From an optimization exercise on the open Yosys and OpenROAD flow, aimed at small area and a short achievable clock period; shortcuts taken in it are not production practice.
At most, simulation tests tie the RTL to the original design; equivalence was not proved.
Some runs may be left out. An edit can pass the tests and still lose a function that they never use.
For run 2, only the layout was checked, not whether the RTL still works.

File: design.v
`timescale 1ns/1ps
module DATAP #(parameter bits = 32)(
    input clk,
    input [1:0] func,
    input [bits-1:0] A,B,C,
    output [bits*2-1:0] result,  
    output reg [1:0] func_reg,
    output reg [bits*2-1:0] mult_out_reg,
    output reg [bits-1:0] c_reg
);
wire [bits-1:0] mux_ps1, mux_ps2;
wire [bits*2-1:0] mult_out;
always@(posedge clk) begin
    func_reg <= func;
    mult_out_reg <= mult_out;
    c_reg <= C;
end
MUX #(bits) MUX_PS1(
.A(1'b1),
.B(B),
.sel(func[0]),
.out(mux_ps1)
);
ARRAY_MULTIPLIER #(bits) MULT(
.a(A),
.b(mux_ps1),
.p(mult_out)
);
wire mux_ps2_sel;
wire [bits*2-1:0] mux_ps2_ext;
assign mux_ps2_ext = { {bits{mux_ps2[bits-1]}}, mux_ps2 };
MUX #(bits) MUX_PS2(
.A(1'b0),
.B(c_reg),
.sel(mux_ps2_sel),
.out(mux_ps2)
);
CLA #(bits*2) ADDER(
.A(mult_out_reg),
.B(mux_ps2_ext),
.Cin(1'b0),
.Sum(result),
.Cout()
);
nor(mux_ps2_sel, func_reg[1], func_reg[0]);
endmodule
module MUX #(parameter bits = 32)(
    input [bits-1:0] A, B,
    input sel,
    output [bits-1:0] out
);
assign out = sel ? A : B;
endmodule
module ARRAY_MULTIPLIER #(parameter bits = 32) (
    input [bits-1:0] a, b,
    output [bits*2-1:0] p
);
wire [bits-1:0]     carries [bits-1:1];
wire [bits*2-1:0]   sums [bits-1:1];
assign p[0] = a[0] & b[0];  
genvar i,j;
generate
    for(i=1; i < bits; i=i+1) begin : GEN_PARTIALS
        for(j=0; j < bits; j=j+1) begin: GEN_ADDERS   
            if(i==1) begin 
                if(j==0) begin
                    ADD_HALF INSTF_HA_FIRST (
                        .a(a[i]&b[j]),
                        .b(a[i-1]&b[i]),
                        .sum(p[i]),
                        .cout(carries[i][j])
                    );            
                end 
                else if(j==(bits-1)) begin
                    ADD_HALF INSTF_HA_LAST (
                        .a(a[i]&b[j]),
                        .b(carries[i][j-1]),
                        .sum(sums[i][j]),
                        .cout(carries[i][j])  
                    );
                end  
                else begin
                    FULL_ADDER INSTF_FA (
                        .a(a[i]&b[j]),
                        .b(a[i-1]&b[j+1]),
                        .cin(carries[i][j-1]),
                        .sum(sums[i][j]),
                        .cout(carries[i][j])       
                    );
                end
            end  
            else if(i==(bits-1)) begin
                if(j==0) begin 
                    ADD_HALF INSTL_HA_FIRST (
                        .a(sums[i-1][j+1]),
                        .b(a[i]&b[j]),
                        .sum(p[i+j]),
                        .cout(carries[i][j]) 
                    );                
                end
                else if(j==(bits-1)) begin
                    FULL_ADDER INSTL_FA_LAST (
                        .a(carries[i-1][j]),
                        .b(a[i]&b[j]),
                        .cin(carries[i][j-1]),
                        .sum(p[i+j]),
                        .cout(p[i+j+1])
                    );
                end
                else begin
                    FULL_ADDER INSTL_FA (
                        .a(sums[i-1][j+1]),
                        .b(a[i]&b[j]),
                        .cin(carries[i][j-1]),                  
                        .sum(p[i+j]),
                        .cout(carries[i][j])
                    );                
                end
            end  
            else begin
                if(j==0) begin
                    ADD_HALF INSTB_HA_FIRST (
                        .a(sums[i-1][j+1]),
                        .b(a[i]&b[j]),
                        .sum(p[i]),
                        .cout(carries[i][j])
                    );
                end
                else if(j==(bits-1)) begin
                    FULL_ADDER INSTB_FA_LAST (
                        .a(carries[i-1][j]),
                        .b(a[i]&b[j]),
                        .cin(carries[i][j-1]),
                        .sum(sums[i][j]),                    
                        .cout(carries[i][j])
                    );
                end
                else begin
                    FULL_ADDER INSTB_FA (
                        .a(sums[i-1][j+1]),
                        .b(a[i]&b[j]),
                        .cin(carries[i][j-1]),
                        .sum(sums[i][j]),
                        .cout(carries[i][j])                        
                    );          
                end
            end  
        end  
    end  
endgenerate
endmodule
module ADD_HALF(
    output cout,
    output sum,
    input a,
    input b
);
    xor(sum, a, b);
    and(cout, a, b);
endmodule
module PFA(
    input A, B, Cin,
    output P, G, S
);
    assign P = A ^ B;    
    assign G = A & B;    
    assign S = Cin ^ P;  
endmodule
module FULL_ADDER(
    input a,b,cin,
    output cout,sum
);
wire half1_cout, half1_sum, half2_cout;
ADD_HALF HALF1(
.cout(half1_cout),
.sum(half1_sum),
.a(a),
.b(b)
);
ADD_HALF HALF2(
.cout(half2_cout),
.sum(sum),
.a(cin),
.b(half1_sum)
);
or(cout, half2_cout, half1_cout);
endmodule
module CARRY_GEN(
    input G, P, Cin,
    output Cout    
);
assign Cout = G | P&Cin;  
endmodule
module CLA #(parameter bits = 64) (  
input [bits-1:0] A, B,  
input Cin,   
output [bits-1:0] Sum,  
output Cout  
);
wire [bits-1:0]P_in, G_in;  
wire [bits-1:0]carries;  
assign Cout = carries[bits-1];  
PFA PFA0(
.A(A[0]),
.B(B[0]),
.Cin(Cin),
.P(P_in[0]),
.G(G_in[0]),
.S(Sum[0])
);
genvar i;
generate  
    for(i=1; i<bits; i=i+1) begin : PFAS
        PFA PFA_I(
            .A(A[i]),
            .B(B[i]),
            .Cin(carries[i-1]),
            .P(P_in[i]),
            .G(G_in[i]),
            .S(Sum[i])        
        );    
    end
endgenerate
CLL #(.bits(bits)) CLL_INST(
.Cin(Cin),
.P(P_in),
.G(G_in),
.Cout(carries)
);
endmodule
module CLL #(parameter bits = 8) (
    input Cin,
    input [bits-1: 0] P, G, 
    output [bits-1: 0] Cout
);
CARRY_GEN INST0(
        .G(G[0]),
        .P(P[0]),
        .Cin(Cin),
        .Cout(Cout[0])        
);
genvar i;
generate  
    for(i=1; i < bits; i=i+1) begin : CARRIES
        CARRY_GEN INST_I(
        .G(G[i]),
        .P(P[i]),
        .Cin(Cout[i-1]),
        .Cout(Cout[i])        
        );
    end
endgenerate
endmodule
`timescale 1ns/1ps
module maf_top (
    input         clk,
    input  [1:0]  func,
    input  [31:0] A,
    input  [31:0] B,
    input  [31:0] C,
    output [63:0] result
);
DATAP #(32) DP (
    .clk(clk),
    .func(func),
    .A(A),
    .B(B),
    .C(C),
    .result(result),
    .func_reg(),
    .mult_out_reg(),
    .c_reg()
);
endmodule
File: run.sh
#!/bin/bash
# synth_recipe.tcl (not shown) runs the flow's synth.tcl, then flattens the netlist and writes it again
# the make line also repeats each setting of config.mk as NAME=value (left out here)
make -C /OpenROAD-flow-scripts/flow DESIGN_CONFIG=/design/flow/config.mk WORK_HOME=/design/flow/orfs CLKGATE_MAP_FILE= SYNTH_SCRIPT=/design/flow/synth_recipe.tcl finish
File: config.mk
export PLATFORM = sky130hd
export DESIGN_NAME = maf_top
export DESIGN_NICKNAME = maf_top
export VERILOG_FILES = /design/flow/design.v
export SDC_FILE = /design/flow/constraint.sdc
export NUM_CORES = 4
export LEC_CHECK = 0
export CAP_MARGIN = 20
export CORE_MARGIN = 2
export CORE_UTILIZATION = 40
export SLEW_MARGIN = 20
File: constraint.sdc
create_clock -name core_clock -period 60.0 [get_ports {clk}]
set_input_delay 12.0000 -clock core_clock [delete_from_list [all_inputs] [get_ports {clk}]]
set_output_delay 12.0000 -clock core_clock [all_outputs]
set_load 0.01 [all_outputs]
==> reports/results.tsv, run 1 <==
metric	value	unit
crit path launch type	input pin	
# Max-Cap Violations	0	
Top Ports	163	
syn nets	3733	
global-route wire length before repair	110400	um
Max Slew Vio Count	0	
H-tree levels	3	
top cells by area, synth	fa_1, and2_1, dfxtp_1	
CTS tree	built	
Bufs and invs on worst path	6	
final antenna-violating net count	0	
Detailed Routing Iterations Pass 1	6	
share of cells above drive strength 1	3.446	%
RSZ-0062 raised after global routing	no	
cts hold-fix bufs	0	
pre-CTS WS	2282	ps
Via-to-Cell Ratio	4.716	
nets	3704	
Fin. Hold Viols	0	
slowest stage delay, CP	620	ps
M2 GR Usage	31.61	%
Post-CTS Resized	0	
die height	283.4	um
Post-synth ARST share	0	%
hold path startpoint	C[2]	
Post-Synth Adder-Cell Area	66.84	%
sequential cell area	1962	sq um
hold crit path type	in2reg	
Post-Syn Area	31230	sq um
Die Area	80320	sq um
die width	283.4	um
Yosys warning count	2	
largest net degree at the start of global routing	33	
Most common cell on crit path	fa_1	
compound-cell area share of the yosys netlist	0.03206	%
half-perimeter wire length after placement	53670	um
worst setup path startpoint	A[0]	
Post-route DRC	0	
CP Depth	100	
buffer levels on the longest clock path	2	
Peak Freq	17.59	MHz
sequential area share after synthesis	6.283	%
top cell family by delay on the critical path	adder cells	
met3 Use GR	2.267	%
multi-input logic area	27700	sq um
Slowest-stage cell, CP	fa_1	
post-synthesis simple-gate area fraction	21.64	%
number of synthesized flops with an enable pin	0	
FILL cells	7306	
Critical Path AT	57180	ps
Required @ worst endpoint	60340	ps
Least-Margin Pin Slew	1024	ps
FF+latch count, synth	98	
main flop type after synthesis	dfxtp_1	
Clock Pin Slew Worst Setup and Hold Paths	70	ps
initial antenna violation count	10	
main combinational cell family by area after synthesis	adder cells	
vias in the first global route	21373	
Setup crit end kind	flip-flop	
Layout area overhead	7.481	%
fin crit period	56840	ps
CP max FO	30	
result of the run	timing/DRC/antenna clean	
Clock Root Buffer	clkbuf_16	
Hold Path Cell Cnt	1	
gr ovfl total	0	
multiplexer area fraction after synthesis	0	%
initial DRC count	422	
Tcrit/Tclk final	94.73	%
GRT Total Usage	17.10	%
final setup vio count	0	
Syn Inst Count	2579	
Most Crowded Layer GR	met2	
initial core utilization	40.38	%
clock sink count	98	
most frequent cells in the layout	fa_1, and2_1, clkdlybuf4s50_1	
Synth cell types	17	
floorplan core area	77340	sq um
port buffer count	162	
CP Class	in2reg	
Critical Path Sink	DP.mult_out_reg[62]	
wire per inst	16.72	um
count leader, synth	fa_1	
site row count	102	
post-CTS setup buffers	0	
worst setup margin	3160	ps
Max transition margin	31.43	%
post-synth top area share	65.52	%
TritonCTS Buffers	9	
Post-Synth XOR/XNOR Area	0.05610	%
Syn Area/Cell	12.11	sq um
Synth top cells by count	fa_1, and2_1, clkbuf_1	
max reg flops	64	
Placer Congestion	0.7706	
Hold Path Sink	DP.c_reg[2]	
Yosys top cell by area	fa_1	
-- run 1: area by class of cell --
type                       count  share of cell area [%]
clock buffer                   9                  0.6710
clock inverter                 6                  0.1566
inverter                      72                  0.8052
sequential                    98                   5.846
timing repair buffer         220                   6.114
tap                         1040                   3.877
multi-input combinational   2149                   82.52
antenna                        1                0.007456
-- run 1: metal layers --
layer  wire length, um  up-vias
li1                  -     7401
met1             23860     9302
met2             33470      198
met3              1792       48
met4               946        4
met5                26        -
-- run 1: stage by stage --
stage / util (%) / cells / hold slack (ps) / cell area [sq um]
finish: 43.40 / 3595 / 12050 / 33560
global route: 43.39 / 3594 / 12010 / 33560
CTS: 43.35 / 3594 / 12010 / 33520
detailed placement: 42.99 / 3579 / 12450 / 33250
global placement: 42.99 / 3579 / 12460 / 33250
floorplan: - / 2579 / 12030 / 31230
-- run 1: kinds of logic (layout without fill, tap and decap cells) --
group	Yosys count	count (layout)
XOR/XNOR	2	2
buffers and inverters	332	307
AO/OA/AOI/OAI	2	2
other	0	1
AND/OR/NAND/NOR	1090	1090
adder cells (fa/ha/maj)	1055	1055
flip-flops	98	98
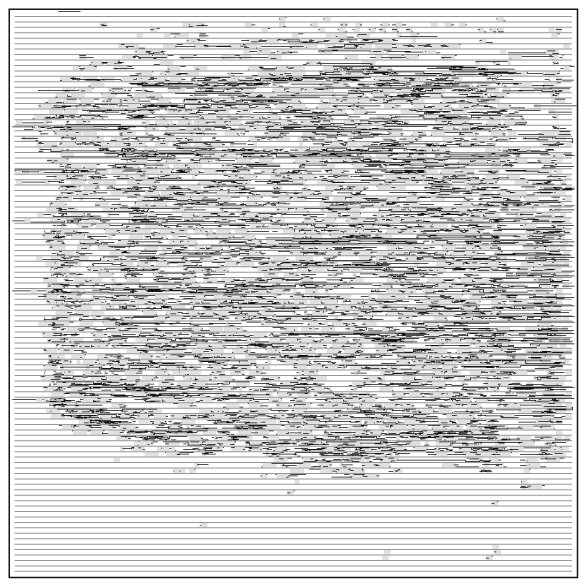
run_1/met1.png
(2 px per um) Supply wires on this layer in grey. Cells faint in the background.
nets with wire on the layer: 3215
wire length on this layer: 23.9 mm
share of all routed wire: 40%
main direction: horizontal
longest straight run: 75.2 um
DRT Wirelength: 60100 um
vias: 16.95k
met1 Track Usage GR: 21.54%

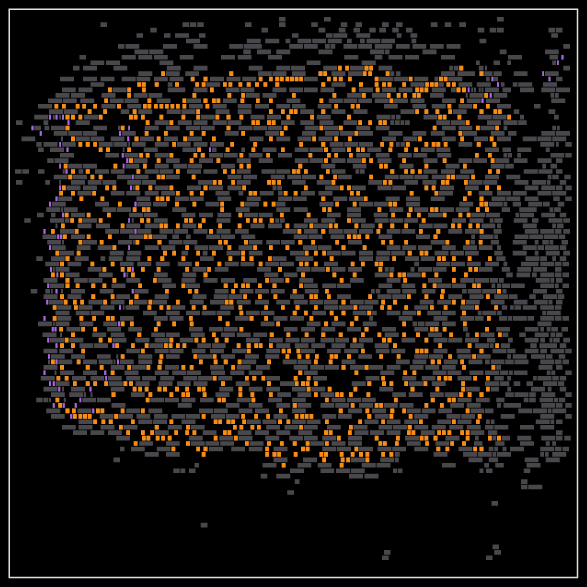
run_1/gate_families.png
(2 px per um)
[AND and OR gates] orange | cells: 956
[inverters] purple | cells: 72
multi-input combinational area share: 82.52%
fin cells: 3595
commonest non-fill, non-tap cell in the layout: fa_1

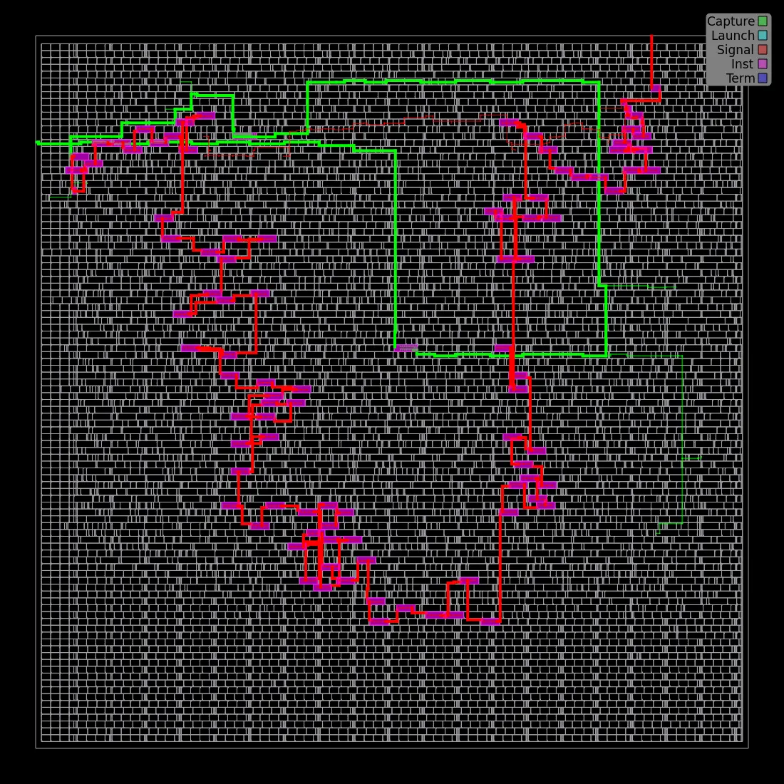
run_1/final_worst_path.png
Fin Setup TNS: 0 ps
Finished Core Util: 43.40%

--- run 2: outline of the changes from run 1 ---
design.v: 274 -> 2383 lines; modules unchanged: 0
  MAF_DP: new, 2356 lines
  MAF_FA: new, 4 lines
  MAF_HA: new, 4 lines
  maf_top: edited, 20 -> 17 lines
  removed: DATAP, MUX, ARRAY_MULTIPLIER, ADD_HALF, PFA, FULL_ADDER, CARRY_GEN, CLA, CLL
==> module maf_top as of run 2 <==
module maf_top (
    input         clk,
    input  [1:0]  func,
    input  [31:0] A,
    input  [31:0] B,
    input  [31:0] C,
    output [63:0] result
);
MAF_DP DP (
    .clk(clk),
    .func(func),
    .A(A),
    .B(B),
    .C(C),
    .result(result)
);
endmodule
==> module MAF_FA as of run 2 <==
module MAF_FA (input a, b, c, output s, co);
assign s = a ^ b ^ c;
assign co = (a & b) | (a & c) | (b & c);
endmodule
==> module MAF_HA as of run 2 <==
module MAF_HA (input a, b, output s, co);
assign s = a ^ b;
assign co = a & b;
endmodule
==> flow/run.sh (new file) <==
#!/bin/bash
# The standard layout, with the port buffers made of buf_2 cells instead of
# the default choice (a delay buffer). Every port still gets its buffer.
set -euo pipefail
bash standard.sh BUFFER_PORTS_ARGS="-buffer_cell sky130_fd_sc_hd__buf_2" finish > standard_flow.log 2>&1
==> standard.sh (new file) <==
#!/bin/bash
# synth_recipe.tcl (not shown) runs the flow's synth.tcl, then flattens the netlist and writes it again
# the make line also repeats each setting of config.mk as NAME=value (left out here)
make -C /OpenROAD-flow-scripts/flow DESIGN_CONFIG=/design/flow/config.mk WORK_HOME=/design/flow/orfs CLKGATE_MAP_FILE= SYNTH_SCRIPT=/design/flow/synth_recipe.tcl "${@:-finish}"
--- a/config.mk
+++ b/config.mk
@@ -10,2 +10,3 @@
 export CORE_UTILIZATION = 40
 export SLEW_MARGIN = 20
+export SYNTH_HIERARCHICAL = 1
removed: run.sh
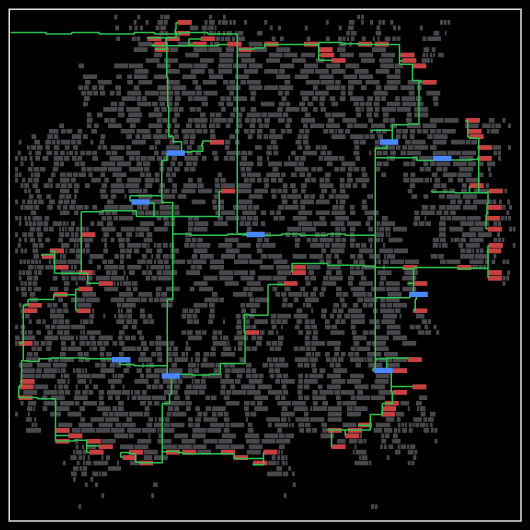
run_2/clock_map.png
(2 px per um)
[cells driving clock nets] blue | count: 9
[clock wires] green | length: 2060 um
[flip-flops] red | count: 87
routed clock nets: 10
flops lie: all over the die

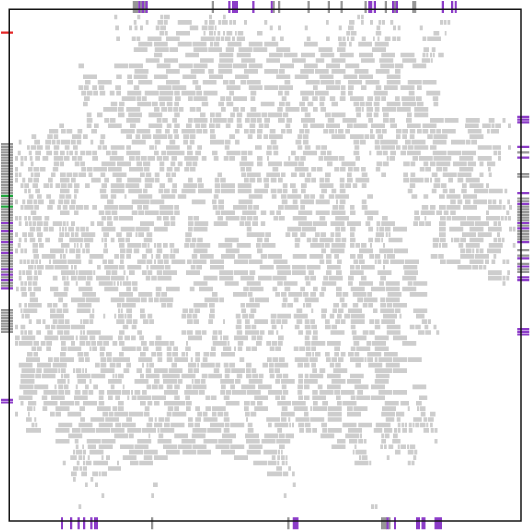
run_2/pins.png
(2 px per um) Pins as bars across the die edge, other pins in grey.
[`clk`] red | pins: 1 | direction: input | edge: left
[`result`] purple | pins: 64 | direction: output | edge: 20 bottom, 17 right, 17 top, 10 left
[`func`] green | pins: 2 | direction: input | edge: left
all pins by edge: 66 left, 38 right, 33 top, 26 bottom
port buffer count: 162
die width: 255.1 um

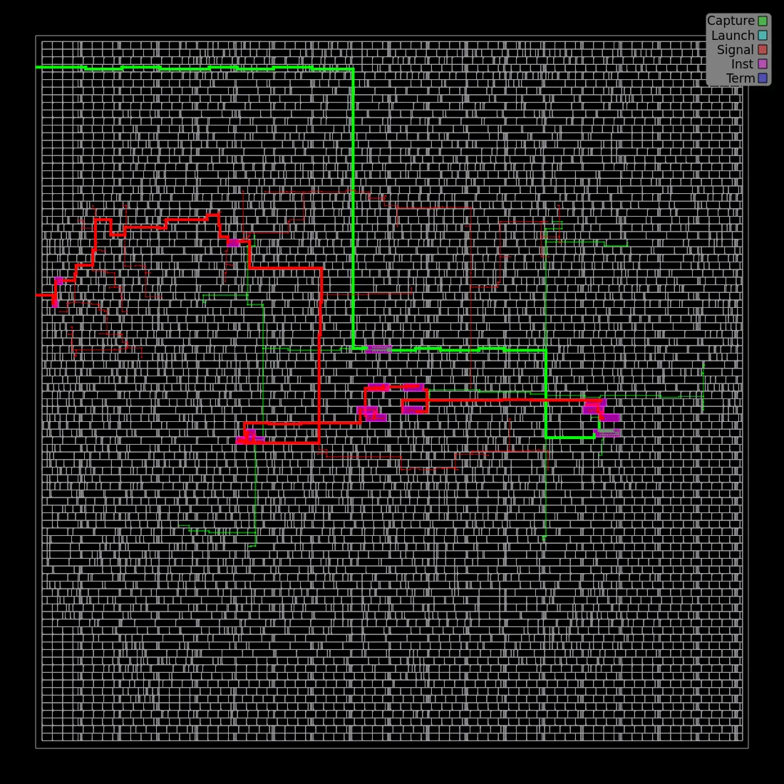
run_2/final_worst_path.png
fin crit period: 17410 ps
worst setup margin: 42590 ps

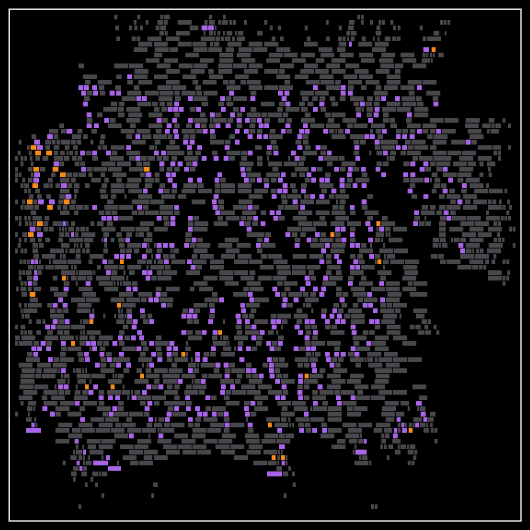
run_2/gate_families.png
(2 px per um)
[AND and OR gates] orange | cells: 33
[inverting AOI/OAI gates] purple | cells: 515

==> run 2 against run 1 <==
Non-clock buffer count increased by 4. Worst setup slack improved by 39000 ps. First-iteration DRC count increased to 5.6 times the previous value. Worst hold slack improved by 30 ps. Via count increased by 18%. Die area decreased by 19%. Critical path type unchanged. Largest cell class unchanged.
==> reports/results.tsv, run 2 <==
metric	value	unit
Synth cell types	51	
result of the run	timing/DRC/antenna clean	
Clock Pin Slew Worst Setup and Hold Paths	70	ps
Post-CTS Resized	0	
Non-CTS buffers	224	
most frequent cells in the layout	xnor2_1, fa_1, a22oi_1	
largest net degree at the start of global routing	50	
multi-input logic area	22270	sq um
sequential cell area	1742	sq um
DRT Wirelength	90410	um
Detailed Routing Iterations Pass 1	7	
Signal buf overhead	4.746	%
Via-to-Cell Ratio	6.273	
DP Cell Count	3181	
Fin Setup TNS	0	ps
top cells by area, synth	fa_1, xnor2_1, a22oi_1	
# Max-Cap Violations	0	
Yosys warning count	7	
final antenna-violating net count	0	
Clock-cell share	1.103	%
floorplan core area	62740	sq um
count leader, synth	xnor2_1	
Max Slew Vio Count	0	
clock sink count	87	
main flop type after synthesis	dfxtp_1	
Syn Inst Count	2419	
Synth top cells by count	xnor2_1, fa_1, a22oi_1	
GRT Total Usage	28.46	%
CLK BUF	9	
share of cells above drive strength 1	13.65	%
Setup crit end kind	flip-flop	
RSZ-0062 raised after global routing	no	
final instance area	26890	sq um
TritonCTS Buffers	9	
number of synthesized flops with an enable pin	0	
Placer Congestion	0.9185	
Hold Path Cell Cnt	3	
vias	20054	
gr ovfl total	0	
sequential area share after synthesis	6.907	%
Post-synth ARST share	0	%
Least-Margin Pin Slew	1166	ps
Post-Syn Area	25220	sq um
slowest stage delay, CP	1010	ps
crit path launch type	input pin	
Met2 Wirelength	40410	um
Max transition margin	22.28	%
H-tree levels	3	
Die Area	65070	sq um
vias in the first global route	22251	
Peak Freq	57.44	MHz
Bufs and invs on worst path	2	
buffer levels on the longest clock path	2	
Signal inverters	67	
nets	3030	
Finished Core Util	42.86	%
Fin. Hold Viols	0	
DR top layer	met5	
Syn Area/Cell	10.42	sq um
largest class	multi-input combinational cells	
Yosys top cell by area	fa_1	
routed wl met3	10750	um
hold crit path type	in2reg	
global-route wire length before repair	138200	um
FFs & Latches	87	
ANT cells	0	
half-perimeter wire length after placement	57140	um
Critical Path AT	17680	ps
Tap Count	846	
final setup vio count	0	
initial DRC count	2351	
initial core utilization	40.20	%
syn nets	3103	
Required @ worst endpoint	60280	ps
Critical Path Sink	DP.rx36	
post-synth top area share	42.71	%
-- run 2: how the worst min path moves through the flow --
| stage | endpoint | slack [ps] |
|---|---|---|
| finish | DP.rx0 | 12080 |
| global route | DP.rx0 | 12140 |
| CTS | DP.rx0 | 12080 |
| detailed placement | result[8] | 12400 |
| global placement | result[8] | 12390 |
| floorplan | DP.rx63 | 12330 |
-- run 2: metal layers --
metal / track usage (%) / up-vias
met3: 7.475 / 306
met4: 12.78 / 6
li1: - / 7974
met2: 43.32 / 1488
met1: 38.02 / 10280
met5: 0.7519 / -
-- run 2: cells by family after synthesis --
family,after synthesis,synth area share (%)
adder cells (fa/ha/maj),585,45.04
AO/OA/AOI/OAI,559,16.83
XOR/XNOR,556,19.31
buffers and inverters,375,5.716
AND/OR/NAND/NOR,226,4.967
flip-flops,87,6.907
multiplexers,31,1.231

[static timing again, ports no longer ideal]
No port has a modelled driver above. Below, the same layouts with a new extraction and two added sets of constraints. Step 1: set_driving_cell puts a clkbuf_16 on clk and a buf_2 on each other input, an assumption about the parent block. Step 2 times the ports against the registers' clock, not the clock port: input delays grow and output delays shrink by t, the midpoint of the rising clock arrivals with the driver on. a / b / c = ideal ports / drivers / drivers and shift; a / b = the first two.
run | t, ns | slack for setup (ns) | latest minus earliest clock arrival (ns) | worst register clock-pin slew, ns | cell pins on the clock port's net
run 1 | 0.449 | 3.160 / 3.188 / 2.739 | 0.012 / 0.012 | 0.07 / 0.07 | 1
run 2 | 0.453 | 42.592 / 42.627 / 42.174 | 0.023 / 0.022 | 0.09 / 0.09 | 1
After both steps every run listed still meets setup and hold. For run 1, which loses most, drivers alone change the setup slack by +0.028 ns; drivers and shift together by -0.421 ns.
